Background: an optimization exercise with open tools, aiming at small area. Do not read the settings as production practice. Only simulation tests tie the RTL to the original design; equivalence was not proved. Some runs may be left out. An edit can pass the tests and still lose a function that they never use. The flow treats the clock pin as an ideal source, which a real chip does not have.

--- design/flow/config.mk ---
export PLATFORM = sky130hd
export DESIGN_NAME = MainProgram
export DESIGN_NICKNAME = MainProgram
export VERILOG_FILES = /design/flow/design.v
export SDC_FILE = /design/flow/constraint.sdc
export NUM_CORES = 4
export LEC_CHECK = 0
export CAP_MARGIN = 20
export CORE_MARGIN = 2
export CORE_UTILIZATION = 40
export SLEW_MARGIN = 20
--- design/flow/constraint.sdc ---
create_clock -name core_clock -period 10.0 [get_ports {clk}]
set_input_delay 2.0000 -clock core_clock [delete_from_list [all_inputs] [get_ports {clk}]]
set_output_delay 2.0000 -clock core_clock [all_outputs]
set_load 0.01 [all_outputs]
--- design/flow/design.v ---
`timescale 1ns / 1ps
module ClockDivider #(parameter n = 16384) (input clk,
input rst,
output reg clk_out,
output rise
);  
    reg [31:0] counter;
    always @ (posedge clk, posedge rst) begin
        if (rst == 1'b1)
            counter <= 32'b0;
        else if (counter == n-1)
            counter <= 32'b0;
        else
            counter <= counter + 1;  
    end
    always @ (posedge clk, posedge rst) begin
        if (rst)
            clk_out <= 0;
        else if (counter == n-1)
            clk_out <= ~clk_out;
    end
    assign rise = (counter == n-1) & ~clk_out;
endmodule
`timescale 1ns / 1ps
module counter_MOD_N #(parameter x = 3,parameter  n = 5) (input clk, rst, ce, clr, enable, load,
 input[x-1:0] data,
  output reg [x-1:0] count
  );
  always @(posedge clk, posedge rst) begin
    if (rst)  
        count <= 0;
    else if (ce) begin
      if (load) 
        count <= data;
      else if (clr)
        count <= 0;
      else if (enable & count == n-1)  
        count <= 0;
      else if (enable) 
        count <= count + 1;    
    end
  end
endmodule
`timescale 1ns / 1ps
module counter_modN_updown #(parameter x = 3,parameter  n = 5) (input clk, reset, up, down, load,
 input[x-1:0] data,
 output reg [x-1:0] count
);
  always @(posedge clk, posedge reset) begin
    if (reset)   
         count <= 0;
    else if (load)  
    	  count <= data;
    else if (up & count == n-1)  
        count <= 0;
    else if (down & count == 0)  
        count <= n-1;
    else if (up) 
       count <= count + 1;  
    else if (down)
        count <= count - 1;  
  end
endmodule
`timescale 1ns / 1ps
module clock_counter(input clk, reset, enable, load_out,
input [5:0] time_mins, 
input [4:0] time_hrs, 
output [3:0] sec_units, min_units, hour_units, 
output [2:0] sec_tens, min_tens, 
output [1:0] hour_tens);
    wire clk_out, tick;
    ClockDivider #(16384) ck(clk, reset, clk_out, tick);
    wire c_sec_units  = enable;
    wire c_sec_tens   = enable & sec_units == 9;
    wire c_min_units  = c_sec_tens & sec_tens == 5;
    wire c_min_tens   = c_min_units & min_units == 9;
    wire c_hour_units = c_min_tens & min_tens == 5;
    wire c_hour_tens  = c_hour_units & hour_units == 9;
    wire ResetCounter = c_hour_units & hour_units == 3 & hour_tens == 2;
    wire [5:0] load_min_units = time_mins % 10;
    wire [5:0] load_min_tens  = time_mins / 10;
    wire [4:0] load_hr_units  = time_hrs % 10;
    wire [4:0] load_hr_tens   = time_hrs / 10;
      counter_MOD_N  #(4, 10) sec_mod_10(clk, reset, tick, 1'b0, c_sec_units, 1'b0, 4'd0, sec_units);
      counter_MOD_N  #(3, 6) sec_mod_6(clk, reset, tick, 1'b0, c_sec_tens, 1'b0, 3'd0, sec_tens);    
      counter_MOD_N  #(4, 10) min_mod_10(clk, reset, tick, 1'b0, c_min_units, load_out, load_min_units[3:0], min_units);
      counter_MOD_N  #(3, 6) min_mod_6(clk, reset, tick, 1'b0, c_min_tens, load_out, load_min_tens[2:0], min_tens);
      counter_MOD_N  #(4, 10) hour_mod_10(clk, reset, tick, ResetCounter, c_hour_units, load_out, load_hr_units[3:0], hour_units);
      counter_MOD_N  #(2, 3) hour_mod_6(clk, reset, tick, ResetCounter, c_hour_tens, load_out, load_hr_tens[1:0], hour_tens);
endmodule
`timescale 1ns / 1ps
module Debouncer(input clk, reset, in, output out);
    reg q1,q2,q3;
    always@(posedge clk, posedge reset) begin
        if(reset == 1'b1) begin
            q1 <= 0;
            q2 <= 0;
            q3 <= 0;
        end
        else begin
            q1 <= in;
            q2 <= q1;
            q3 <= q2;
        end
    end
    assign out = (reset) ? 0:q1&q2&q3;
endmodule
`timescale 1ns / 1ps
module Synchronizer(input clk, reset, SIG, output reg SIG1);
    reg META;
    always@(posedge clk, posedge reset) begin
         if(reset == 1'b1) begin
            META <= 0;
            SIG1 <= 0;
         end
         else begin
             META <= SIG;
             SIG1 <= META;
         end
    end
endmodule
`timescale 1ns / 1ps
module rise_edge_det(input clk, rst, w, output z);
  reg[1:0] state, nextState;
  parameter[1:0] A = 2'b00, B = 2'b01, C = 2'b10;
  always @(w or state)
    case(state)
      A: if (w==0) nextState = A;
          else nextState = B;
      B: if (w==0) nextState = A;
          else nextState = C;
      C: if (w==0) nextState = A;
          else nextState = C;
      default: nextState = A;
  endcase
  always @ (posedge clk or posedge rst) begin
    if(rst) state <= A;
    else state <= nextState;
  end
  assign z = (state == B);
endmodule
`timescale 1ns / 1ps
module PushBTN(input clk,
input rst,
input in,
output out
);
    wire deb;
    wire sync;
    Debouncer d(clk, rst, in, deb);
    Synchronizer s(clk, rst, deb, sync);
    rise_edge_det rise(clk, rst, sync, out);  
endmodule
`timescale 1ns / 1ps
module rise_edge_det_ext #(parameter n = 32768) (input clk, rst, in, output reg out);
    reg[1:0] shiftReg;
    reg[31:0] count;
    always @(posedge clk) begin
        if (rst) begin 
        shiftReg <= 0;
        count <= 0;
        out <= 0;
        end
	else begin 
	shiftReg <= (shiftReg << 1) + in;
        if (count == n - 1) begin
           count <= 0;
           out <= 0;
          end
            else count <= count + 1;
            if (shiftReg == 1) begin
            count <= 0;
            out <= 1;
            end
        end
    end    
endmodule
`timescale 1ns / 1ps
module Clock_Alarm_Times( input clk, rst, en, input[4:0] buttons, 
                     input[4:0] in_time_hours, in_alarm_hours, input[5:0] in_time_minutes, in_alarm_minutes,
                     output[3:0] adj_min_units, adj_hr_units, output[2:0] adj_min_tens, adj_hr_tens, output[1:0] adj_status,
                     output[4:0] out_time_hours, out_alarm_hours, output[5:0] out_time_minutes, out_alarm_minutes, output reg[3:0] led);   
    wire[5:0] clk_time[1:0], alarm_time[1:0];  
    reg[5:0] adj_time[1:0];
    reg[2:0] state, nextstate;
    parameter[2:0] Initial = 3'b000, TimeHours = 3'b001, TimeMin = 3'b010, AlarmHours = 3'b011, AlarmMin = 3'b100;
    integer i;
    always @(*) begin
    led = 4'b0000;
    case(state)
            Initial: nextstate = TimeHours;
            TimeHours:
                begin
                led = 4'b1000; 
                if(buttons[2]) nextstate = TimeMin;  
                else if(buttons[1]) nextstate = AlarmMin;  
                else nextstate = TimeHours;  
                end   
            TimeMin:
                begin
                led = 4'b0100; 
                if(buttons[2]) nextstate = AlarmHours;  
                else if(buttons[1]) nextstate = TimeHours;  
                else nextstate = TimeMin;  
                end
            AlarmHours:
                begin
                led = 4'b0010;
                if(buttons[2]) nextstate = AlarmMin;  
                else if(buttons[1]) nextstate = TimeMin;  
                else nextstate = AlarmHours;  
                end
            AlarmMin:
                begin
                led = 4'b0001;
                if(buttons[2]) nextstate = TimeHours;  
                else if(buttons[1]) nextstate = AlarmHours;  
                else nextstate = AlarmMin;  
                end
            default: nextstate = TimeHours;
        endcase
       if (state == AlarmHours || state == AlarmMin) 
            for (i = 0; i < 2; i = i + 1)
                adj_time[i] = alarm_time[i];
        else
            for (i = 0; i < 2; i = i + 1)
                adj_time[i] = clk_time[i];
    end
    always @(posedge clk, posedge rst) begin
        if(rst) state <= Initial;
        else if(buttons[0]) state <= Initial;
        else state <= nextstate;    
    end
    counter_modN_updown #(6, 60) time_min_mod_10(clk, rst, (state == TimeMin && buttons[3]==1), (state == TimeMin && buttons[4]==1), 
                                              (state == Initial), in_time_minutes , clk_time[0]);
    counter_modN_updown #(5, 24) time_hour_mod_10(clk, rst, (state == TimeHours && buttons[3]==1), (state == TimeHours  && buttons[4]==1),
                                               (state == Initial), in_time_hours, clk_time[1][4:0]);
    assign clk_time[1][5] = 1'b0;
    counter_modN_updown #(6, 60) alarm_min_mod_10(clk, rst, (state == AlarmMin && buttons[3]==1), (state == AlarmMin && buttons[4]==1), 
                                               (state == Initial), in_alarm_minutes, alarm_time[0]);
    counter_modN_updown #(5, 24) alarm_hour_mod_10(clk, rst, (state == AlarmHours  && buttons[3]==1), (state == AlarmHours  && buttons[4]==1),
                                                (state == Initial), in_alarm_hours, alarm_time[1][4:0]);
    assign alarm_time[1][5] = 1'b0;
    wire[5:0] min_units = adj_time[0] % 10;
    wire[5:0] min_tens = adj_time[0] / 10;
    wire[5:0] hr_units = adj_time[1] % 10;
    wire[5:0] hr_tens = adj_time[1] / 10;
    assign adj_min_units = min_units[3:0];
    assign adj_min_tens = min_tens[2:0];
    assign adj_hr_units = hr_units[3:0];
    assign adj_hr_tens = hr_tens[2:0];
    assign out_time_hours = clk_time[1][4:0];
    assign out_time_minutes = clk_time[0];
    assign out_alarm_hours = alarm_time[1][4:0];
    assign out_alarm_minutes = alarm_time[0];
    assign adj_status = {(in_alarm_hours != out_alarm_hours || in_alarm_minutes != out_alarm_minutes), 
                       (in_time_hours != out_time_hours || in_time_minutes != out_time_minutes)};
endmodule
`timescale 1ns / 1ps
module SevSegDisplay(input current_mode,
input[3:0] numbers,
input[1:0] sw,
input clk_sec,
input enable,
output reg[0:6] segment, 
output reg[3:0] anodes, 
output reg decimal_point);  
    always @ (*) begin
    if(!enable) begin  
        anodes = 4'b1111;  
        decimal_point  = 1;
    end else if (sw == 2'b00) begin
        anodes = 4'b1110;
        decimal_point  = 1;
    end else if (sw == 2'b01) begin 
        anodes = 4'b1101;
        decimal_point  = 1;
    end else if (sw == 2'b10) begin
        anodes = 4'b1011;
        decimal_point = current_mode ? 1: clk_sec;  
    end else begin
        anodes = 4'b0111;
        decimal_point  = 1;
    end
case(numbers)
    0: segment = 7'b0000001;  
    1: segment = 7'b1001111;  
    2: segment = 7'b0010010;  
    3: segment = 7'b0000110;  
    4: segment = 7'b1001100;  
    5: segment = 7'b0100100;  
    6: segment = 7'b0100000;  
    7: segment = 7'b0001111;  
    8: segment = 7'b0000000;  
    9: segment = 7'b0000100;  
    default: segment = 7'b0000001;  
endcase
end
endmodule
`timescale 1ns / 1ps
module buzzer(input clk,
input rst,
input enable, 
output reg sound);
    parameter clock_divider_frequency = 32768/440/2;
    reg [11:0] buzzing;
    always @(posedge clk) begin
    if (rst) buzzing <= 0;
    else buzzing <= buzzing + 1;
    end
    reg [14:0] basic_counter;
    always @(posedge clk)
    begin
  if (rst) basic_counter <= 0;
  else if (basic_counter == 0) basic_counter <= (buzzing[11] ? clock_divider_frequency - 1 : clock_divider_frequency / 2-1);
    else basic_counter <= basic_counter - 1;
end
    always @(posedge clk) begin
        if (rst) sound <= 0;
        else if (!enable) sound <= 0;
        else if (basic_counter == 0) sound <= ~sound;
    end
endmodule
`timescale 1ns / 1ps
module MainProgram(input clk, rst, enable,
input[4:0] buttons_input,
output[0:6] segment,
output[3:0] anodes,
output reg led_mode,
output seg_dec_point,
output [3:0] led,
output sound);
    reg[3:0] numbers;
    reg[4:0] alarm_hrs, clockLoadHours;
    reg[5:0] alarm_minutes, clockLoadMins;
    reg current_mode, nextMode, alarm_flag;  
    wire[4:0] adjustedAlarm_hrs, adjustedTime_hrs, BTN_OUT; 
    wire[5:0] adjustedAlarm_mins, adjustedTime_mins;
    wire[1:0] adj, sw;
    wire clk_out, clk_sec, load_out, sec_rise, mux_rise;
    wire[3:0] led_adjust;
    wire[3:0] clk_time[3:0], adj_time[3:0];
    wire[3:0] seconds_time[1:0];
    reg[3:0] min_display[3:0];
    generate for (genvar i = 0; i < 5; i = i + 1) begin : g_btn
        PushBTN btn(clk, rst, buttons_input[i], BTN_OUT[i]);  
    end
    endgenerate
    ClockDivider #(16384) Clock_Divider(clk, rst, clk_sec, sec_rise);
    clock_counter clockCounter(clk, rst, enable, load_out, clockLoadMins, clockLoadHours, seconds_time[0], clk_time[0], clk_time[2], seconds_time[1][2:0], clk_time[1][2:0], clk_time[3][1:0]);
    assign seconds_time[1][3] = 1'b0;
    assign clk_time[1][3] = 1'b0;
    assign clk_time[3][3:2] = 2'b00;
    wire[7:0] clk_hrs = clk_time[3] * 10 + clk_time[2];
    wire[7:0] clk_mins = clk_time[1] * 10 + clk_time[0];
    Clock_Alarm_Times alarm_times(clk, rst, enable, BTN_OUT,
    clk_hrs[4:0], alarm_hrs, 
    clk_mins[5:0], alarm_minutes, 
    adj_time[0], adj_time[2], adj_time[1][2:0], adj_time[3][2:0],
    adj, adjustedTime_hrs, adjustedAlarm_hrs, adjustedTime_mins, adjustedAlarm_mins, led_adjust);
    assign adj_time[1][3] = 1'b0;
    assign adj_time[3][3] = 1'b0;
    SevSegDisplay Seven_Segment(current_mode, numbers, sw, clk_sec, enable, segment, anodes, seg_dec_point);
    ClockDivider #(82) clockDiv(clk, rst, clk_out, mux_rise);
    counter_MOD_N  #(2, 4) counter_mod_N(clk, rst, mux_rise, 1'b0, enable, 1'b0, 2'b00, sw);
    integer k;
    always @(*) begin
    if (current_mode == 1) begin  
    for (k = 0; k < 4; k = k + 1)
        min_display[k] = adj_time[k];  
    end
    else begin  
    for(k = 0; k < 4; k = k + 1)
        min_display[k] = clk_time[k];  
    end
    end
    always @(posedge clk) begin
    numbers <= min_display[sw];  
    end
    always @(posedge clk) begin
    if (rst) begin
    current_mode <= 0;
    alarm_hrs <= 0;
    alarm_minutes <= 0;              
    end
    else begin
    current_mode <= nextMode;  
    if(BTN_OUT[0]) begin
    if(current_mode == 1) begin
    if(adj[0]) 
        {clockLoadMins, clockLoadHours} <= {adjustedTime_mins, adjustedTime_hrs};
    if(adj[1])            
        {alarm_minutes, alarm_hrs} <= {adjustedAlarm_mins, adjustedAlarm_hrs};
     end
     end        
     end
     end
    always @(*) begin
        case(BTN_OUT[0])
            0: nextMode = current_mode;
            1: nextMode = ~current_mode;
            default: nextMode = current_mode;  
        endcase
    end
    rise_edge_det_ext #(32768) ris(clk, rst, BTN_OUT[0] & current_mode & adj[0], load_out);  
    always @(posedge clk) begin
        if (rst) alarm_flag <= 0;
        else if (BTN_OUT != 0) alarm_flag <= 0;
        else if (current_mode == 0 && clk_mins == {2'b00, alarm_minutes} && clk_hrs == {3'b000, alarm_hrs} && {seconds_time[0], seconds_time[1]} == 0)
        alarm_flag <= 1;    
        else if(current_mode == 1)
            alarm_flag <= 0;
    end
    always @(posedge clk) begin
        if (rst)
            led_mode <= 0;
        else if (sec_rise) begin
        if(alarm_flag == 1)
            led_mode <= ~led_mode;
        else if (current_mode == 0)
            led_mode <= 0;
        else if (current_mode == 1)
            led_mode <= 1;
        end
    end
    buzzer buzzer_b(clk, rst, (alarm_flag  ? led_mode : 0), sound);
    assign led = (current_mode == 0) ? 0 : led_adjust;
endmodule
--- design/flow/run.sh ---
#!/bin/bash
# synth_recipe.tcl (not shown) runs the flow's synth.tcl, then flattens the netlist and writes it again
# the make line also repeats each setting of config.mk as NAME=value (left out here)
make -C /OpenROAD-flow-scripts/flow DESIGN_CONFIG=/design/flow/config.mk WORK_HOME=/design/flow/orfs CLKGATE_MAP_FILE= SYNTH_SCRIPT=/design/flow/synth_recipe.tcl finish
==> run summary, run 1 <==
Distinct cells, synth = 86
multiplexer share of the synthesized area = 0.00766
worst setup path endpoint = seg_dec_point
initial antenna violation count = 0
most common cell in the netlist = sky130_fd_sc_hd__nor2_1
y dimension of the die = 197 um
total count of max-transition violations in the final report = 0
post-CTS setup buffer count = 0
CP arrival = 3.55 ns
prevailing post-synth register cell = sky130_fd_sc_hd__dfrtp_1
compound-cell area share of the yosys netlist = 0.118
combined area of all synthesized cells = 14900 um2
run status = timing/DRC/antenna clean
Max Root-Sink Buffers = 3
number of inserted filler cells in the final layout = 3501
combinational family with the most area after synthesis = simple AND/OR/NAND/NOR gates
Synth Area per Inst = 9.39 um2
path category of the worst min-delay check = flip-flop to flip-flop
start point of the worst min-delay path = g_btn[2].btn.s.META
share of the synthesized area in the top cell type = 0.305
antenna-violating nets left = 0
launching point of the worst reg2reg path = alarm_times.state[2]
met2 layer usage reported by global route = 0.272
warning count from the yosys run = 21
net count of the finished layout = 1687
syn nets = 1673
startpoint kind of the worst setup timing path = input port
layer carrying the most global-route usage = met2
Final Critical Period = 5.55 ns
flip-flop and latch count after synthesis = 276
Layout area overhead = 11.7%
Worst-Margin Slew = 0.991 ns
post-route clock skew = 0.0207 ns
Buffers on Ports = 25
area of the core = 36600 um2
Core Rows = 70
Critical Path Sink Type = primary output
Setup TNS = 0 ns
share of flip-flops with an asynchronous set or reset = 0.656
count of cells resized by post-cts repair = 0
cell at the slowest stage of the critical path = sky130_fd_sc_hd__clkdlybuf4s50_1
setup repair after global routing missed its margin = false
logic depth of the worst setup path including buffers = 4
## run 1: sequential cells by signal, summed over array words and instances, names as in the netlist, 5 cells and up
name and cells:
g_btn.btn.rise.state 10, alarm_hrs 5, alarm_times.alarm_hour_mod_10.count 5, g_btn.btn.d.q1 5
g_btn.btn.d.q3 5, alarm_minutes 6, alarm_times.time_min_mod_10.count 6, clockLoadHours 5
buzzer_b.basic_counter 15, ris.count 32, clockLoadMins 6, g_btn.btn.s.META 5
buzzer_b.buzzing 12, g_btn.btn.d.q2 5, alarm_times.time_hour_mod_10.count 5, clockDiv.counter 32
g_btn.btn.s.SIG1 5, alarm_times.alarm_min_mod_10.count 6, Clock_Divider.counter 32, clockCounter.ck.counter 32
segment 7
## run 1: layout by cell type (no fill, tap or decap), drive strengths merged, types with 27 or more instances in the layout
cell type  synthesis  final
ha                76     76
nand3             71     71
clkbuf            44     46
nand4             27     27
xor2              92     92
nor3              31     31
nand2            141    141
nor2             189    189
inv               50     53
nor4              30     30
dfrtp            181    181
xnor2            109    109
a21oi             93     93
o21ai             54     54
dfxtp             84     84
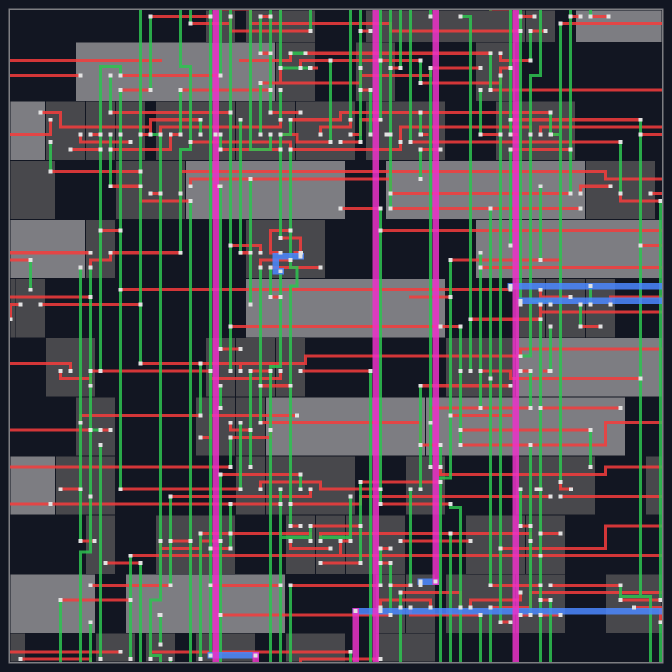
Fig. 1. Layout detail (run 1).
Region (83, 83) to (113, 113) um. Cells in grey, sequential cells in the stronger grey; small squares are vias.
colour	layer
magenta	M4
red	M1
green	M2
blue	M3
sequential cells in the window	10
most frequent	nand2_1 (12), a21oi_1 (7)
cells with their middle in the window	58
netlist names of flops here include	alarm_times.alarm_hour_mod_10.count (5), alarm_hrs (3)

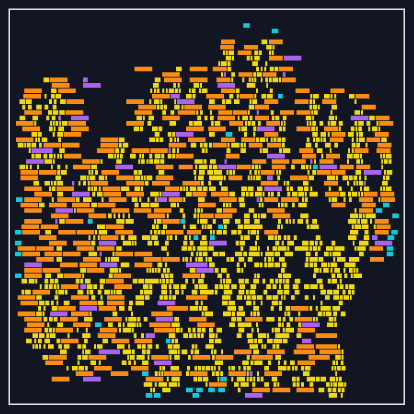
Fig. 2. Cell classes on the final placement (run 1).
Scale: 2 px per um.
colour	class	cells
yellow	remaining logic cells	1255
orange	registers	276
cyan	remaining buffers and delay cells	33
purple	clock drivers and dummy loads	56

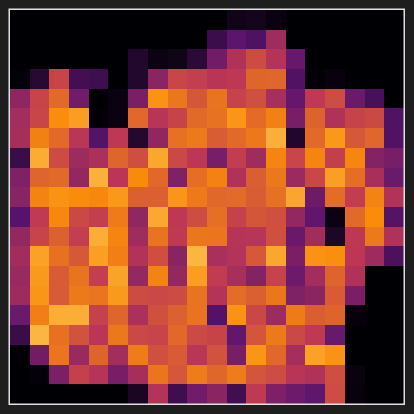
Fig. 3. Local utilization (run 1).
Scale: 2 px per um. The die is cut into 20 by 20 equal tiles; black is low, pale yellow is high, 0 to 100% covered.
mean over tiles	41%
fullest tile	84%
emptiest ninth of the die	top left
nearly empty tiles	20%

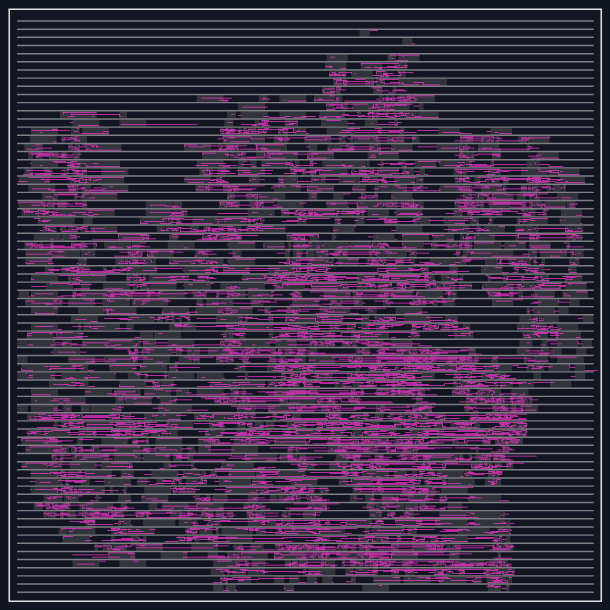
Fig. 4. M1 wires (run 1).
Scale: 3 px per um. Supply wires on this layer in grey. Cells faint in the background.
wire length on this layer	15300 um
nets with wire on the layer	1569
longest straight run	52.4 um
main direction	horizontal
share of all routed wire	48%
final wirelength: 32200 um
GR Layer Usage met1: 0.233
via count: 11.2k

==> run 2: a larger rewrite; changed files in full <==
==> design/flow/design.v <==
module PushBTN(input clk, input rst, input in, output out);
    reg [6:0] q;
    always @(posedge clk) begin
        if (rst) q <= 7'b0;
        else q <= {q[5:0], in};
    end
    assign out = q[3] & q[4] & q[5] & ~q[6];
endmodule
`timescale 1ns / 1ps
module MainProgram(input clk, rst, enable,
input [4:0] buttons_input,
output [0:6] segment,
output [3:0] anodes,
output reg led_mode,
output seg_dec_point,
output [3:0] led,
output sound);
    wire [4:0] btn;
    generate for (genvar i = 0; i < 5; i = i + 1) begin : g_btn
        PushBTN b(clk, rst, buttons_input[i], btn[i]);
    end
    endgenerate
    wire b_mode = btn[0], b_left = btn[1], b_right = btn[2], b_up = btn[3], b_down = btn[4];
    reg [14:0] ctr;
    always @(posedge clk) begin
        if (rst) ctr <= 15'd0;
        else ctr <= ctr + 15'd1;
    end
    wire tick = (ctr == 15'h3fff);
    reg [7:0] sc;
    always @(posedge clk) begin
        if (rst) sc <= 8'd0;
        else if (sc == 8'd163) sc <= 8'd0;
        else sc <= sc + 8'd1;
    end
    wire mux_rise = (sc == 8'd81);
    reg [1:0] sw;
    always @(posedge clk) begin
        if (rst) sw <= 2'd0;
        else if (mux_rise & enable) sw <= sw + 2'd1;
    end
    reg [5:0] sec;
    reg [3:0] mu, hu;
    reg [2:0] mt;
    reg [1:0] ht;
    reg [3:0] lmu, lhu;    
    reg [2:0] lmt;
    reg [1:0] lht;
    reg load_d, load_p;
    wire c_min  = enable & (sec == 6'd59);
    wire c_mt   = c_min & (mu == 4'd9);
    wire c_hr   = c_mt & (mt == 3'd5);
    wire wrap   = c_hr & (hu == 4'd3) & (ht == 2'd2);
    wire c_ht   = c_hr & (hu == 4'd9);
    always @(posedge clk) begin
        if (rst) begin
            sec <= 6'd0; mu <= 4'd0; mt <= 3'd0; hu <= 4'd0; ht <= 2'd0;
        end else if (tick) begin
            if (enable) sec <= (sec == 6'd59) ? 6'd0 : sec + 6'd1;
            if (load_p) begin
                mu <= lmu; mt <= lmt; hu <= lhu; ht <= lht;
            end else begin
                if (c_min) mu <= (mu == 4'd9) ? 4'd0 : mu + 4'd1;
                if (c_mt)  mt <= (mt == 3'd5) ? 3'd0 : mt + 3'd1;
                if (wrap) begin
                    hu <= 4'd0; ht <= 2'd0;
                end else begin
                    if (c_hr) hu <= (hu == 4'd9) ? 4'd0 : hu + 4'd1;
                    if (c_ht) ht <= ht + 2'd1;
                end
            end
        end
    end
    reg current_mode;
    reg init;
    reg [1:0] s;
    always @(posedge clk) begin
        if (rst | b_mode) begin
            init <= 1'b1; s <= 2'd0;
        end else if (init) begin
            init <= 1'b0;
        end else if (b_right) s <= s + 2'd1;
        else if (b_left) s <= s - 2'd1;
    end
    reg [3:0] tmu, thu, amu, ahu, Amu, Ahu;
    reg [2:0] tmt, amt, Amt;
    reg [1:0] tht, aht, Aht;
    wire grp = s[1];                  
    wire [3:0] smu = grp ? amu : tmu;
    wire [2:0] smt = grp ? amt : tmt;
    wire [3:0] shu = grp ? ahu : thu;
    wire [1:0] sht = grp ? aht : tht;
    wire up = b_up & ~init;
    wire dn = b_down & ~init;
    reg [3:0] nmu; reg [2:0] nmt;
    always @(*) begin
        nmu = smu; nmt = smt;
        if (up & smu == 4'd9 & smt == 3'd5) begin nmu = 4'd0; nmt = 3'd0; end
        else if (dn & smu == 4'd0 & smt == 3'd0) begin nmu = 4'd9; nmt = 3'd5; end
        else if (up) begin
            if (smu == 4'd9) begin nmu = 4'd0; nmt = smt + 3'd1; end
            else nmu = smu + 4'd1;
        end else if (dn) begin
            if (smu == 4'd0) begin nmu = 4'd9; nmt = smt - 3'd1; end
            else nmu = smu - 4'd1;
        end
    end
    reg [3:0] nhu; reg [1:0] nht;
    always @(*) begin
        nhu = shu; nht = sht;
        if (up & shu == 4'd3 & sht == 2'd2) begin nhu = 4'd0; nht = 2'd0; end
        else if (dn & shu == 4'd0 & sht == 2'd0) begin nhu = 4'd3; nht = 2'd2; end
        else if (up) begin
            if (shu == 4'd9) begin nhu = 4'd0; nht = sht + 2'd1; end
            else nhu = shu + 4'd1;
        end else if (dn) begin
            if (shu == 4'd0) begin nhu = 4'd9; nht = sht - 2'd1; end
            else nhu = shu - 4'd1;
        end
    end
    always @(posedge clk) begin
        if (rst) begin
            tmu <= 0; tmt <= 0; thu <= 0; tht <= 0;
            amu <= 0; amt <= 0; ahu <= 0; aht <= 0;
        end else if (init) begin
            tmu <= mu; tmt <= mt; thu <= hu; tht <= ht;
            amu <= Amu; amt <= Amt; ahu <= Ahu; aht <= Aht;
        end else begin
            case (s)
                2'd0: begin thu <= nhu; tht <= nht; end
                2'd1: begin tmu <= nmu; tmt <= nmt; end
                2'd2: begin ahu <= nhu; aht <= nht; end
                2'd3: begin amu <= nmu; amt <= nmt; end
            endcase
        end
    end
    wire time_changed = {tmu, tmt, thu, tht} != {mu, mt, hu, ht};
    wire leave = b_mode & current_mode;
    wire ld = leave & time_changed;
    always @(posedge clk) begin
        if (rst) begin
            current_mode <= 1'b0;
            Amu <= 0; Amt <= 0; Ahu <= 0; Aht <= 0;
        end else begin
            if (b_mode) current_mode <= ~current_mode;
            if (leave) begin
                Amu <= amu; Amt <= amt; Ahu <= ahu; Aht <= aht;
            end
        end
    end
    always @(posedge clk) begin
        if (ld) begin
            lmu <= tmu; lmt <= tmt; lhu <= thu; lht <= tht;
        end
    end
    always @(posedge clk) begin
        if (rst) begin
            load_d <= 1'b0; load_p <= 1'b0;
        end else begin
            load_d <= ld;
            if (load_d) load_p <= 1'b1;
            else if (tick) load_p <= 1'b0;
        end
    end
    reg alarm_flag;
    wire at_alarm = {mu, mt, hu, ht} == {Amu, Amt, Ahu, Aht};
    always @(posedge clk) begin
        if (rst) alarm_flag <= 1'b0;
        else if (btn != 5'd0) alarm_flag <= 1'b0;
        else if (~current_mode & at_alarm & sec == 6'd0) alarm_flag <= 1'b1;
        else if (current_mode) alarm_flag <= 1'b0;
    end
    always @(posedge clk) begin
        if (rst) led_mode <= 1'b0;
        else if (tick) led_mode <= alarm_flag ? ~led_mode : current_mode;
    end
    reg [5:0] bc;
    reg snd;
    always @(posedge clk) begin
        if (rst) bc <= 6'd0;
        else if (bc == 6'd0) bc <= ctr[11] ? 6'd36 : 6'd17;
        else bc <= bc - 6'd1;
    end
    always @(posedge clk) begin
        if (rst) snd <= 1'b0;
        else if (~(alarm_flag & led_mode)) snd <= 1'b0;
        else if (bc == 6'd0) snd <= ~snd;
    end
    assign sound = snd;
    reg [3:0] numbers;
    reg [3:0] dig;
    always @(*) begin
        if (current_mode)
            case (sw)
                2'd0: dig = smu;
                2'd1: dig = {1'b0, smt};
                2'd2: dig = shu;
                default: dig = {2'b00, sht};
            endcase
        else
            case (sw)
                2'd0: dig = mu;
                2'd1: dig = {1'b0, mt};
                2'd2: dig = hu;
                default: dig = {2'b00, ht};
            endcase
    end
    always @(posedge clk) numbers <= dig;
    reg [0:6] seg;
    always @(*) begin
        case (numbers)
            4'd0: seg = 7'b0000001;
            4'd1: seg = 7'b1001111;
            4'd2: seg = 7'b0010010;
            4'd3: seg = 7'b0000110;
            4'd4: seg = 7'b1001100;
            4'd5: seg = 7'b0100100;
            4'd6: seg = 7'b0100000;
            4'd7: seg = 7'b0001111;
            4'd8: seg = 7'b0000000;
            4'd9: seg = 7'b0000100;
            default: seg = 7'b0000001;
        endcase
    end
    assign segment = seg;
    assign anodes = ~enable ? 4'b1111 : ~(4'b0001 << sw);
    assign seg_dec_point = ~enable | (sw != 2'd2) | current_mode | ctr[14];
    assign led = (current_mode & ~init) ? (4'b1000 >> s) : 4'b0000;
endmodule
==> design/flow/config.mk <==
export PLATFORM = sky130hd
export DESIGN_NAME = MainProgram
export DESIGN_NICKNAME = MainProgram
export VERILOG_FILES = /design/flow/design.v
export SDC_FILE = /design/flow/constraint.sdc
export NUM_CORES = 4
export LEC_CHECK = 0
export ABC_AREA = 1
export CAP_MARGIN = 20
export CORE_MARGIN = 2
export CORE_UTILIZATION = 40
export SLEW_MARGIN = 20
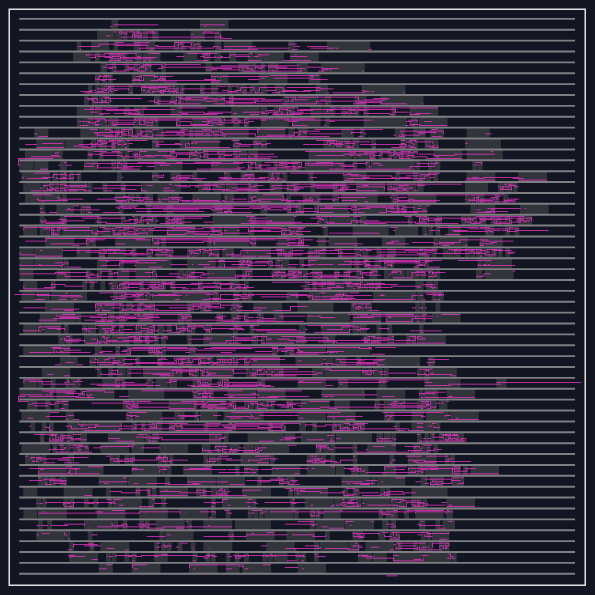
Fig. 5. M1 wires (run 2).
Scale: 4 px per um. Supply wires on this layer in grey. Cells faint in the background.
via count: 6843
final wirelength: 19500 um
GR Layer Usage met1: 0.272

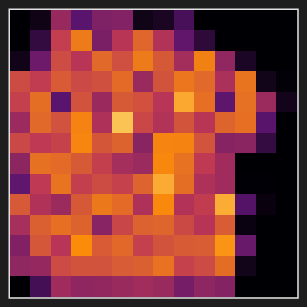
Fig. 6. Local utilization (run 2).
Scale: 2 px per um. The die is cut into 14 by 14 equal tiles; black is low, pale yellow is high, 0 to 100% covered.
mean over tiles	41%
tiles over 75% full	2.6%
nearly empty tiles	17%
fullest tile	87%
emptiest ninth of the die	top right
densest ninth of the die	middle
fin util: 0.458
area of the core: 19300 um2

==> run summary, run 2 <==
Max Freq = 0.184 GHz
post-route clock skew = 0.0116 ns
total count of max-transition violations in the final report = 0
Distinct cells, synth = 50
Max Root-Sink Buffers = 2
Final Critical Period = 5.42 ns
Layout area overhead = 13.0%
number of inserted filler cells in the final layout = 2018
combinational family with the most area after synthesis = simple AND/OR/NAND/NOR gates
most used cells in the layout excluding fill and tap cells = 175 x sky130_fd_sc_hd__nand2_1, 146 x sky130_fd_sc_hd__inv_1, 140 x sky130_fd_sc_hd__dfxtp_1
headroom to the max-slew limit = 0.347
syn nets = 1096
prevailing post-synth register cell = sky130_fd_sc_hd__dfxtp_1
critical path, cell by cell = clkdlybuf4s50_1 > nand4_1 > clkdlybuf4s50_1
flip-flop and latch count after synthesis = 153
compound-cell area share of the yosys netlist = 0.156
slowest cell delay on critical path = 0.70 ns
CP arrival = 3.42 ns
run status = timing/DRC/antenna clean
post-synthesis share of cell area spent on full adders, half adders and majority gates = 0.0497
share of the synthesized area in the top cell type = 0.359
setup repair after global routing missed its margin = false
logic depth of the worst setup path including buffers = 3
Largest Register = g_btn.b.q
max FFs per register = 35
die outline area = 20600 um2
commonest non-fill, non-tap cell in the layout = sky130_fd_sc_hd__nand2_1
multiplexer share of the synthesized area = 0
category of cells accounting for the largest share of critical-path delay = buffers and inverters
post-CTS setup buffer count = 0
Worst-Margin Slew = 0.980 ns
Synth Area per Inst = 7.38 um2
largest registers = g_btn.b.q: 35 flops, ctr: 15 flops, sc: 8 flops
detailed route wirelength on metal2 = 8830 um
critical path's most frequent cell = sky130_fd_sc_hd__clkdlybuf4s50_1
Setup TNS = 0 ns
worst setup path endpoint = seg_dec_point
met3 wire len = 989 um
met2 layer usage reported by global route = 0.309
most common cell in the netlist = sky130_fd_sc_hd__nand2_1
final worst-path setup slack = 4.58 ns
path category of the worst min-delay check = flip-flop to flip-flop
combined area of all synthesized cells = 7800 um2
start point of the worst min-delay path = g_btn[0].b.q[1]
routability cong. = 0.914
y dimension of the die = 144 um
warning count from the yosys run = 2
layer carrying the most global-route usage = met2
Buffers on Ports = 25
antenna-violating nets left = 0
FF-to-FF End = amu[0]
initial antenna violation count = 0
net count of the finished layout = 1109
share of flip-flops with an asynchronous set or reset = 0
launching point of the worst reg2reg path = init
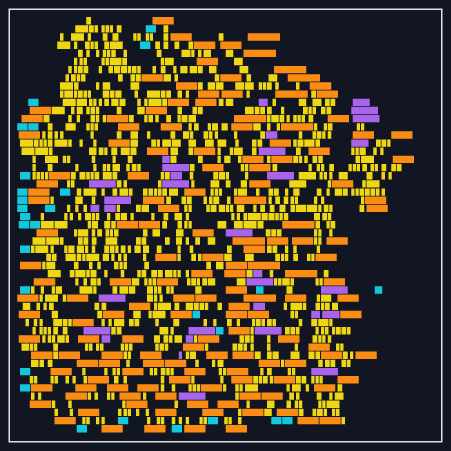
Fig. 7. Cell classes on the final placement (run 2).
Scale: 3 px per um.
colour	class	cells
purple	clock drivers and dummy loads	32
orange	registers	153
yellow	remaining logic cells	870
cyan	remaining buffers and delay cells	28
Core Rows: 51
share of cell area taken by flip-flops and latches: 0.362
final instance area: 8820 um2

[run 2: cell count changes in the layout (fill, tap and decap cells not counted), moves of 17 or more]
cell / previous run / this run
sky130_fd_sc_hd__nor3_1: 29 / 11
sky130_fd_sc_hd__ha_1: 76 / 31
sky130_fd_sc_hd__xnor2_1: 109 / 13
sky130_fd_sc_hd__and3_1: 26 / 1
sky130_fd_sc_hd__nor4_1: 30 / 4
sky130_fd_sc_hd__xor2_1: 92 / 10
sky130_fd_sc_hd__nor2_1: 188 / 123
sky130_fd_sc_hd__a21o_1: 17 / 0
sky130_fd_sc_hd__dfxtp_1: 84 / 140
sky130_fd_sc_hd__inv_1: 47 / 146
sky130_fd_sc_hd__a22oi_1: 4 / 27
sky130_fd_sc_hd__nor2b_1: 18 / 0
sky130_fd_sc_hd__dfrtp_1: 181 / 0
sky130_fd_sc_hd__nand2_1: 141 / 175
[run 2: layout make-up]
cell class,instances,area (um2),share of cell area
repair buffers,28,270,0.0306
multi-input cells,714,3860,0.437
well taps,265,332,0.0376
flip-flops and latches,153,3190,0.362
clock inverters,14,153,0.0173
clock buffers,18,429,0.0487
inverters,156,586,0.0664
Fig. 8: run 2, layout detail
Region (57, 57) to (87, 87) um. Cells in grey, sequential cells in the stronger grey; small squares are vias.
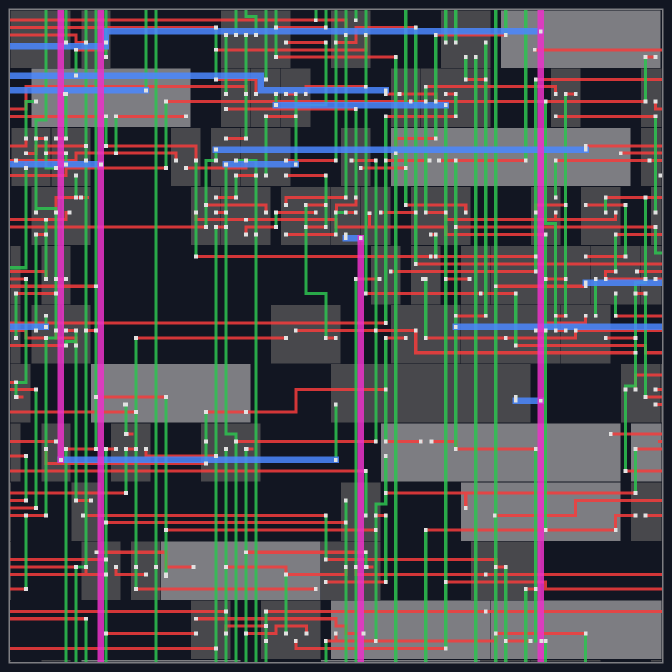

==> inputs of run 3 (changes only) <==
--- a/design/flow/design.v
+++ b/design/flow/design.v
@@ -84,10 +84,10 @@
     end
-    reg [3:0] tmu, thu, amu, ahu, Amu, Ahu;
-    reg [2:0] tmt, amt, Amt;
-    reg [1:0] tht, aht, Aht;
+    reg [3:0] tmu, thu, Amu, Ahu;
+    reg [2:0] tmt, Amt;
+    reg [1:0] tht, Aht;
     wire grp = s[1];                  
-    wire [3:0] smu = grp ? amu : tmu;
-    wire [2:0] smt = grp ? amt : tmt;
-    wire [3:0] shu = grp ? ahu : thu;
-    wire [1:0] sht = grp ? aht : tht;
+    wire [3:0] smu = grp ? Amu : tmu;
+    wire [2:0] smt = grp ? Amt : tmt;
+    wire [3:0] shu = grp ? Ahu : thu;
+    wire [1:0] sht = grp ? Aht : tht;
     wire up = b_up & ~init;
@@ -123,13 +123,18 @@
             tmu <= 0; tmt <= 0; thu <= 0; tht <= 0;
-            amu <= 0; amt <= 0; ahu <= 0; aht <= 0;
         end else if (init) begin
             tmu <= mu; tmt <= mt; thu <= hu; tht <= ht;
-            amu <= Amu; amt <= Amt; ahu <= Ahu; aht <= Aht;
-        end else begin
-            case (s)
-                2'd0: begin thu <= nhu; tht <= nht; end
-                2'd1: begin tmu <= nmu; tmt <= nmt; end
-                2'd2: begin ahu <= nhu; aht <= nht; end
-                2'd3: begin amu <= nmu; amt <= nmt; end
-            endcase
+        end else if (s == 2'd0) begin
+            thu <= nhu; tht <= nht;
+        end else if (s == 2'd1) begin
+            tmu <= nmu; tmt <= nmt;
+        end
+    end
+    wire alarm_edit = current_mode & ~b_mode;
+    always @(posedge clk) begin
+        if (rst) begin
+            Amu <= 0; Amt <= 0; Ahu <= 0; Aht <= 0;
+        end else if (alarm_edit & s == 2'd2) begin
+            Ahu <= nhu; Aht <= nht;
+        end else if (alarm_edit & s == 2'd3) begin
+            Amu <= nmu; Amt <= nmt;
         end
@@ -142,8 +147,4 @@
             current_mode <= 1'b0;
-            Amu <= 0; Amt <= 0; Ahu <= 0; Aht <= 0;
         end else begin
             if (b_mode) current_mode <= ~current_mode;
-            if (leave) begin
-                Amu <= amu; Amt <= amt; Ahu <= ahu; Aht <= aht;
-            end
         end
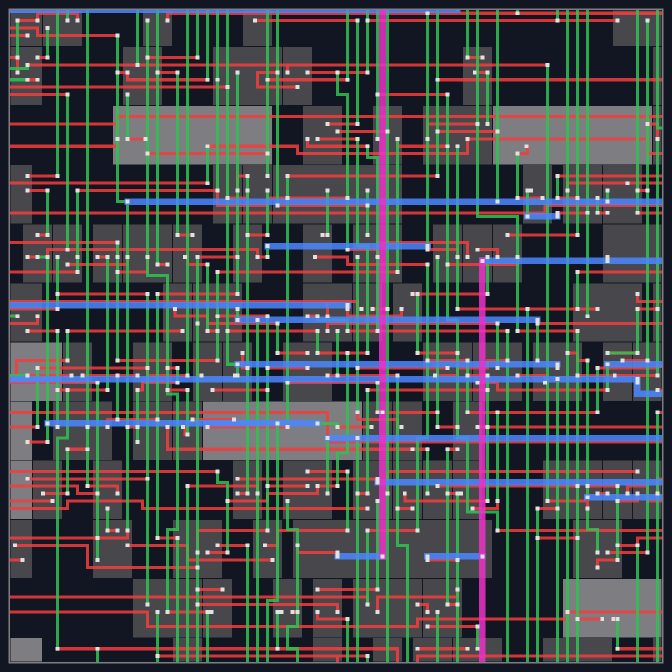
Fig. 9. Layout detail (run 3).
Region (56, 56) to (86, 86) um. Cells in grey, sequential cells in the stronger grey; small squares are vias.
colour	layer
red	M1
blue	M3
magenta	M4
green	M2
cells with their middle in the window	80
most frequent	inv_1 (22), nand2_1 (15), o22ai_1 (8)
sequential cells in the window	3

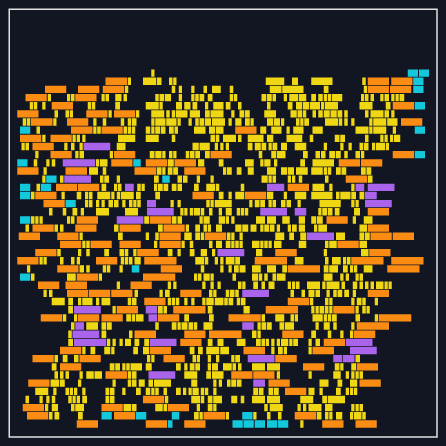
Fig. 10. Cell classes on the final placement (run 3).
Scale: 3 px per um.
colour	class	cells
cyan	remaining buffers and delay cells	29
orange	registers	140
purple	clock drivers and dummy loads	32
yellow	remaining logic cells	859
share of cell area taken by flip-flops and latches: 0.338
fin util: 0.464
Core Rows: 50
area of the core: 18700 um2
final instance area: 8670 um2

==> run summary, run 3 <==
run status = timing/DRC/antenna clean
prevailing post-synth register cell = sky130_fd_sc_hd__dfxtp_1
syn nets = 1068
FF-to-FF End = tmu[3]
post-route clock skew = 0.00772 ns
start point of the worst min-delay path = g_btn[1].b.q[1]
final wirelength = 18200 um
warning count from the yosys run = 2
Synth Area per Inst = 7.41 um2
launching point of the worst reg2reg path = init
commonest non-fill, non-tap cell in the layout = sky130_fd_sc_hd__nand2_1
Buffers on Ports = 25
vias per cell = 5.07
Final Critical Period = 5.27 ns
share of flip-flops with an asynchronous set or reset = 0
placed instance count = 1262
clock-pin slew on the worst setup and hold paths = 0.06 ns
combined area of all synthesized cells = 7620 um2
Max Freq = 0.190 GHz
y dimension of the die = 142 um
Worst Path Max Fanout = 9
setup repair after global routing missed its margin = false
number of inserted filler cells in the final layout = 1884
Post-route DRC = 0
flip-flop and latch count after synthesis = 140
Critical Path Sink Type = primary output
Layout area overhead = 13.7%
Distinct cells, synth = 52
count of cells resized by post-cts repair = 0
final worst-path setup slack = 4.73 ns
path category of the worst min-delay check = flip-flop to flip-flop
share of the synthesized area in the top cell type = 0.333
CP arrival = 3.27 ns
Max Root-Sink Buffers = 2
largest registers = g_btn.b.q: 35 flops, ctr: 15 flops, sc: 8 flops
footprint of the flip-flops and latches = 2930 um2
net count of the finished layout = 1086
Largest Register = g_btn.b.q
startpoint kind of the worst setup timing path = input port
Worst-Margin Slew = 1.03 ns
most used cells in the layout excluding fill and tap cells = 195 x sky130_fd_sc_hd__nand2_1, 138 x sky130_fd_sc_hd__inv_1, 127 x sky130_fd_sc_hd__dfxtp_1
worst setup path endpoint = seg_dec_point
post-CTS setup buffer count = 0
via count = 6557
worst hold margin = 0.400 ns
most common cell in the netlist = sky130_fd_sc_hd__nand2_1
initial antenna violation count = 0
headroom to the max-slew limit = 0.307
combined area of the multi-input logic cells = 3980 um2
max FFs per register = 35
die outline area = 20200 um2
routability cong. = 0.888
Setup TNS = 0 ns
number of sinks handled by clock tree synthesis = 140
total count of max-transition violations in the final report = 0
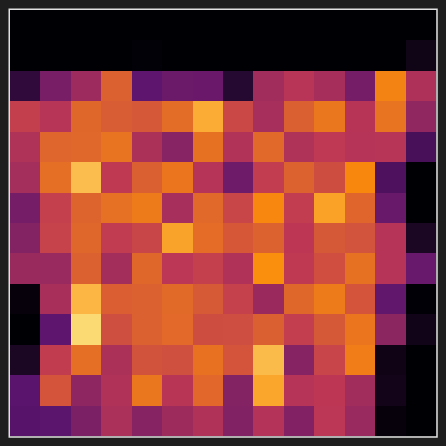
Fig. 11. Local utilization (run 3).
Scale: 3 px per um. The die is cut into 14 by 14 equal tiles; black is low, pale yellow is high, 0 to 100% covered.
fullest tile	92%
nearly empty tiles	18%
tiles over 75% full	4.6%
mean over tiles	42%

## run 3: final cells by class
class,instances,share of cell area
clock buffers,17,0.0491
clock inverters,15,0.0227
inverters,149,0.0654
multi-input cells,710,0.459
flip-flops and latches,140,0.338
well taps,234,0.0338
repair buffers,29,0.0317
## run 3: cells by family (layout without fill, tap and decap cells)
kind of cell | after synthesis | in the layout | share of synthesized area
xor+xnor | 24 | 24 | 0.0276
flops | 140 | 140 | 0.385
simple gates | 480 | 480 | 0.305
compound gates | 175 | 175 | 0.138
fa+ha+maj | 31 | 31 | 0.0509
buf+inv | 179 | 210 | 0.0932
## run 3: worst max-delay path: stages
cell                              delay, ns
sky130_fd_sc_hd__clkdlybuf4s50_1       0.64
sky130_fd_sc_hd__nand4_1               0.13
sky130_fd_sc_hd__clkdlybuf4s50_1       0.50
## run 3: routing by layer
metal | GRT usage | share of wire | vias up
met1 | 0.263 | 0.47 | 3025
met2 | 0.308 | 0.46 | 141
li1 | - | - | 3372
met5 | 0 | 0 | -
met4 | 0.0626 | 0.015 | 0
met3 | 0.0377 | 0.049 | 19
Fig. 12: run 3, M1 wires
Scale: 4 px per um. Supply wires on this layer in grey. Cells faint in the background.
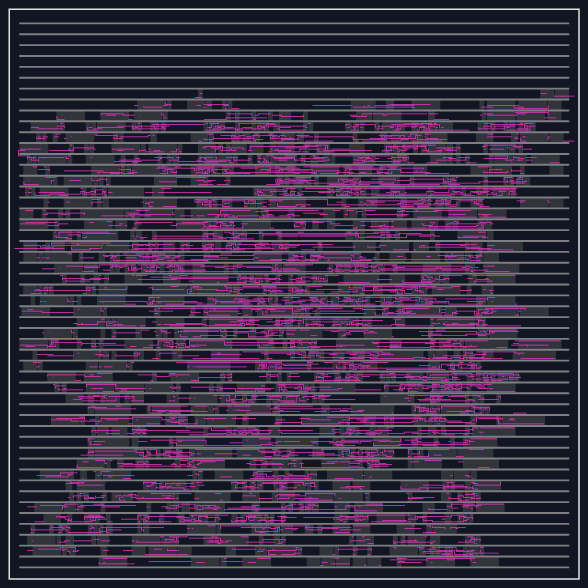

==> inputs of run 4 (changes only) <==
--- a/design/flow/design.v
+++ b/design/flow/design.v
@@ -1,8 +1,5 @@
-module PushBTN(input clk, input rst, input in, output out);
+module PushBTN(input clk, input in, input v5, input v6, output out);
     reg [6:0] q;
-    always @(posedge clk) begin
-        if (rst) q <= 7'b0;
-        else q <= {q[5:0], in};
-    end
-    assign out = q[3] & q[4] & q[5] & ~q[6];
+    always @(posedge clk) q <= {q[5:0], in};
+    assign out = q[3] & q[4] & q[5] & v5 & ~(q[6] & v6);
 endmodule
@@ -18,4 +15,5 @@
     wire [4:0] btn;
+    wire v5, v6;
     generate for (genvar i = 0; i < 5; i = i + 1) begin : g_btn
-        PushBTN b(clk, rst, buttons_input[i], btn[i]);
+        PushBTN b(clk, buttons_input[i], v5, v6, btn[i]);
     end
@@ -29,2 +27,9 @@
     wire tick = (ctr == 15'h3fff);
+    reg rdy;
+    always @(posedge clk) begin
+        if (rst) rdy <= 1'b0;
+        else if (ctr[3]) rdy <= 1'b1;
+    end
+    assign v5 = rdy | ctr[3] | (ctr[2] & ctr[1]);
+    assign v6 = rdy | ctr[3] | (ctr[2] & ctr[1] & ctr[0]);
     reg [7:0] sc;
==> design/flow/flow/run.sh (new file) <==
#!/bin/bash
set -euo pipefail
here=$(pwd)
export BUFFER_PORTS_ARGS="-buffer_cell sky130_fd_sc_hd__buf_1"
export CTS_ARGS="-sink_clustering_enable -repair_clock_nets -buf_list sky130_fd_sc_hd__clkbuf_4 -dont_use_dummy_load"
export POST_CTS_TCL="$here/flow/post_cts.tcl"
bash standard.sh finish > "$here/make.log" 2>&1
==> design/flow/flow/post_cts.tcl (new file) <==
# Upsize clock buffers (clkbuf_2 -> clkbuf_4 -> clkbuf_8) whose sinks see a
# slew above lim, then legalize the placement again.
proc fix_clk_slew {lim} {
  estimate_parasitics -placement
  set changed 0
  foreach i [get_cells -hierarchical clkbuf_*] {
    set o [get_pins -of_objects $i -filter "direction==output"]
    set n [get_nets -of_objects $o]
    set mx 0
    foreach p [get_pins -of_objects $n -filter "direction==input"] {
      foreach rf {rise fall} {
        set s [get_property -object_type pin $p slew_max_$rf]
        if {$s > $mx} { set mx $s }
      }
    }
    if {$mx > $lim} {
      set r [get_property $i ref_name]
      set nr ""
      if {$r == "sky130_fd_sc_hd__clkbuf_2"} { set nr sky130_fd_sc_hd__clkbuf_4 }
      if {$r == "sky130_fd_sc_hd__clkbuf_4"} { set nr sky130_fd_sc_hd__clkbuf_8 }
      if {$nr != ""} {
        puts "fix_clk_slew: [get_full_name $i] $r -> $nr (slew $mx)"
        replace_cell $i $nr
        incr changed
      }
    }
  }
  return $changed
}
for {set k 0} {$k < 3} {incr k} {
  if {[fix_clk_slew 0.105] == 0} { break }
}
detailed_placement
check_placement -verbose
estimate_parasitics -placement
==> design/flow/standard.sh (new file) <==
#!/bin/bash
# synth_recipe.tcl (not shown) runs the flow's synth.tcl, then flattens the netlist and writes it again
# the make line also repeats each setting of config.mk as NAME=value (left out here)
make -C /OpenROAD-flow-scripts/flow DESIGN_CONFIG=/design/flow/config.mk WORK_HOME=/design/flow/orfs CLKGATE_MAP_FILE= SYNTH_SCRIPT=/design/flow/synth_recipe.tcl "${@:-finish}"
--- a/design/flow/config.mk
+++ b/design/flow/config.mk
@@ -7,3 +7,2 @@
 export LEC_CHECK = 0
-export ABC_AREA = 1
 export CAP_MARGIN = 20
removed: design/flow/run.sh
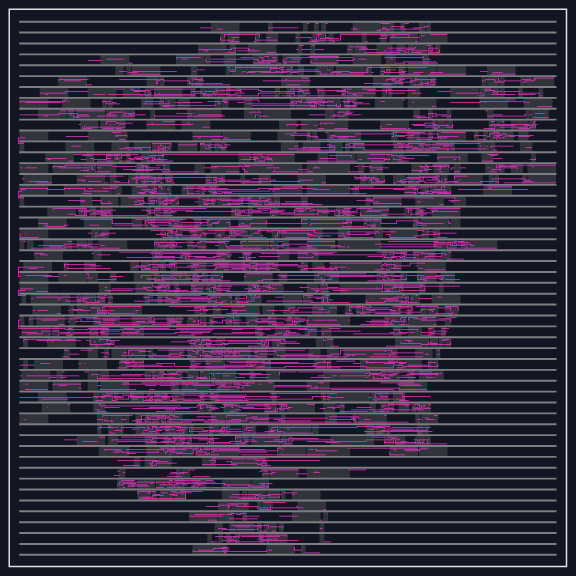
Fig. 13. M1 wires (run 4).
Scale: 4 px per um. Supply wires on this layer in grey. Cells faint in the background.
final wirelength: 17800 um
GR Layer Usage met1: 0.251
via count: 5847

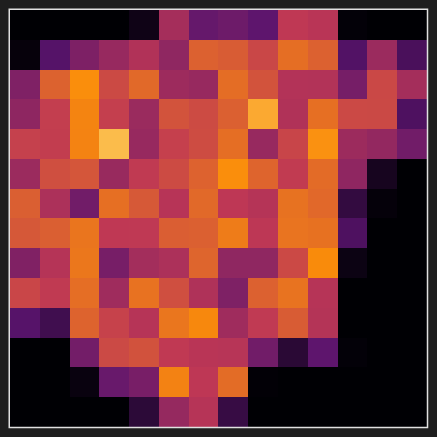
Fig. 14. Local utilization (run 4).
Scale: 3 px per um. The die is cut into 14 by 14 equal tiles; black is low, pale yellow is high, 0 to 100% covered.
emptiest ninth of the die	bottom right
tiles over 75% full	2.6%
nearly empty tiles	22%
fullest tile	86%
mean over tiles	38%

==> run summary, run 4 <==
run status = timing/DRC/antenna clean
routability cong. = 0.899
detailed route wirelength on metal2 = 8180 um
Synth Area per Inst = 9.10 um2
placed instance count = 1015
syn nets = 839
die outline area = 19300 um2
launching point of the worst reg2reg path = s[1]
Largest Register = g_btn.b.q
net count of the finished layout = 844
area of the core = 17900 um2
Leading cell kind = multi-input combinational cells
CP arrival = 2.95 ns
combined area of all synthesized cells = 7280 um2
Layout area overhead = 4.67%
total count of max-transition violations in the final report = 0
most common cell in the netlist = sky130_fd_sc_hd__dfxtp_1
startpoint kind of the worst setup timing path = input port
met2 layer usage reported by global route = 0.294
headroom to the max-slew limit = 0.366
Plain + repair buffers = 32
final instance area = 7620 um2
proportion of cell area occupied by multi-input gates = 0.517
Final Critical Period = 4.95 ns
worst hold margin = 0.309 ns
share of cell area taken by flip-flops and latches = 0.387
largest registers = g_btn.b.q: 35 flops, ctr: 15 flops, sc: 8 flops
Buffers on Ports = 25
post-route clock skew = 0.0323 ns
share of the synthesized area in the top cell type = 0.352
final worst-path setup slack = 5.05 ns
worst setup path endpoint = seg_dec_point
Core Rows = 49
fin util = 0.426
warning count from the yosys run = 2
Post-route DRC = 0
initial antenna violation count = 0
footprint of the flip-flops and latches = 2950 um2
most used cells in the layout excluding fill and tap cells = 128 x sky130_fd_sc_hd__dfxtp_1, 76 x sky130_fd_sc_hd__nor2_1, 53 x sky130_fd_sc_hd__nand2_1
met3 wire len = 894 um
prevailing post-synth register cell = sky130_fd_sc_hd__dfxtp_1
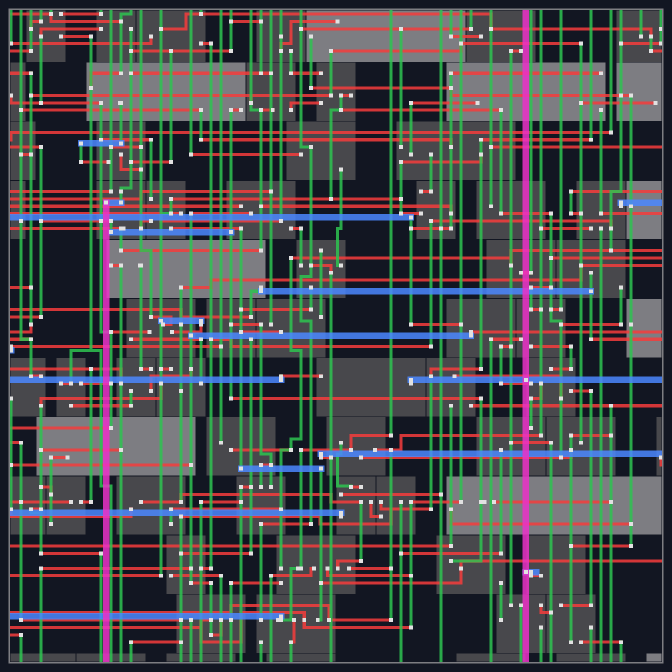
Fig. 15. Layout detail (run 4).
Region (54, 54) to (84, 84) um. Cells in grey, sequential cells in the stronger grey; small squares are vias.

## run 4: cell count changes after synthesis, sizes merged, moves of 11 or more
cell,previous run,this run
nand2,222,55
inv,149,32
nor2,134,76
nand3,76,29
xnor2,8,35
a21oi,72,50
mux2i,0,21
o21ai,56,38
clkbuf,19,33
nor3,19,31
or3,0,11
## run 4: kinds of logic (layout without fill, tap and decap cells)
family | after synthesis | after routing | synth area share
xor+xnor | 53 | 53 | 0.0637
compound gates | 183 | 183 | 0.172
simple gates | 283 | 283 | 0.205
fa+ha+maj | 31 | 31 | 0.0533
flops | 141 | 141 | 0.405
mux | 31 | 31 | 0.0459
buf+inv | 78 | 81 | 0.0538
## run 4: worst max-delay path: stages
cell                      delay, ns
sky130_fd_sc_hd__buf_1         0.39
sky130_fd_sc_hd__nand2_1       0.11
sky130_fd_sc_hd__or3_1         0.32
sky130_fd_sc_hd__buf_1         0.13

-- static timing again, ports no longer ideal --
How much do the figures lean on ideal ports? The routed layouts below were timed once more, with nothing changed but the port constraints.
Step 1: set_driving_cell puts a clkbuf_16 on clk and a buf_2 on each other input, an assumption about the parent block.
Step 2 also shifts input and output timing later by t, the mid clock arrival at the registers, as if the neighbouring blocks saw the same clock.
Three values: no drivers, after step 1, after step 2; two values: the first two.
run	shift t [ns]	slack for setup (ns)	worst setup path after step 2	worst slew at a driven data input, ns
run 1	0.624	4.449 / 4.366 / 4.366	input to output	0.08
run 2	0.477	4.579 / 4.557 / 4.557	input to output	0.04
run 3	0.471	4.727 / 4.704 / 4.704	input to output	0.03
run 4	0.458	5.045 / 5.010 / 5.010	input to output	0.04
After both steps every run listed still meets setup and hold. The setup slack of run 1, which loses most, moves by -0.083 ns with the drivers and by -0.083 ns with both steps.
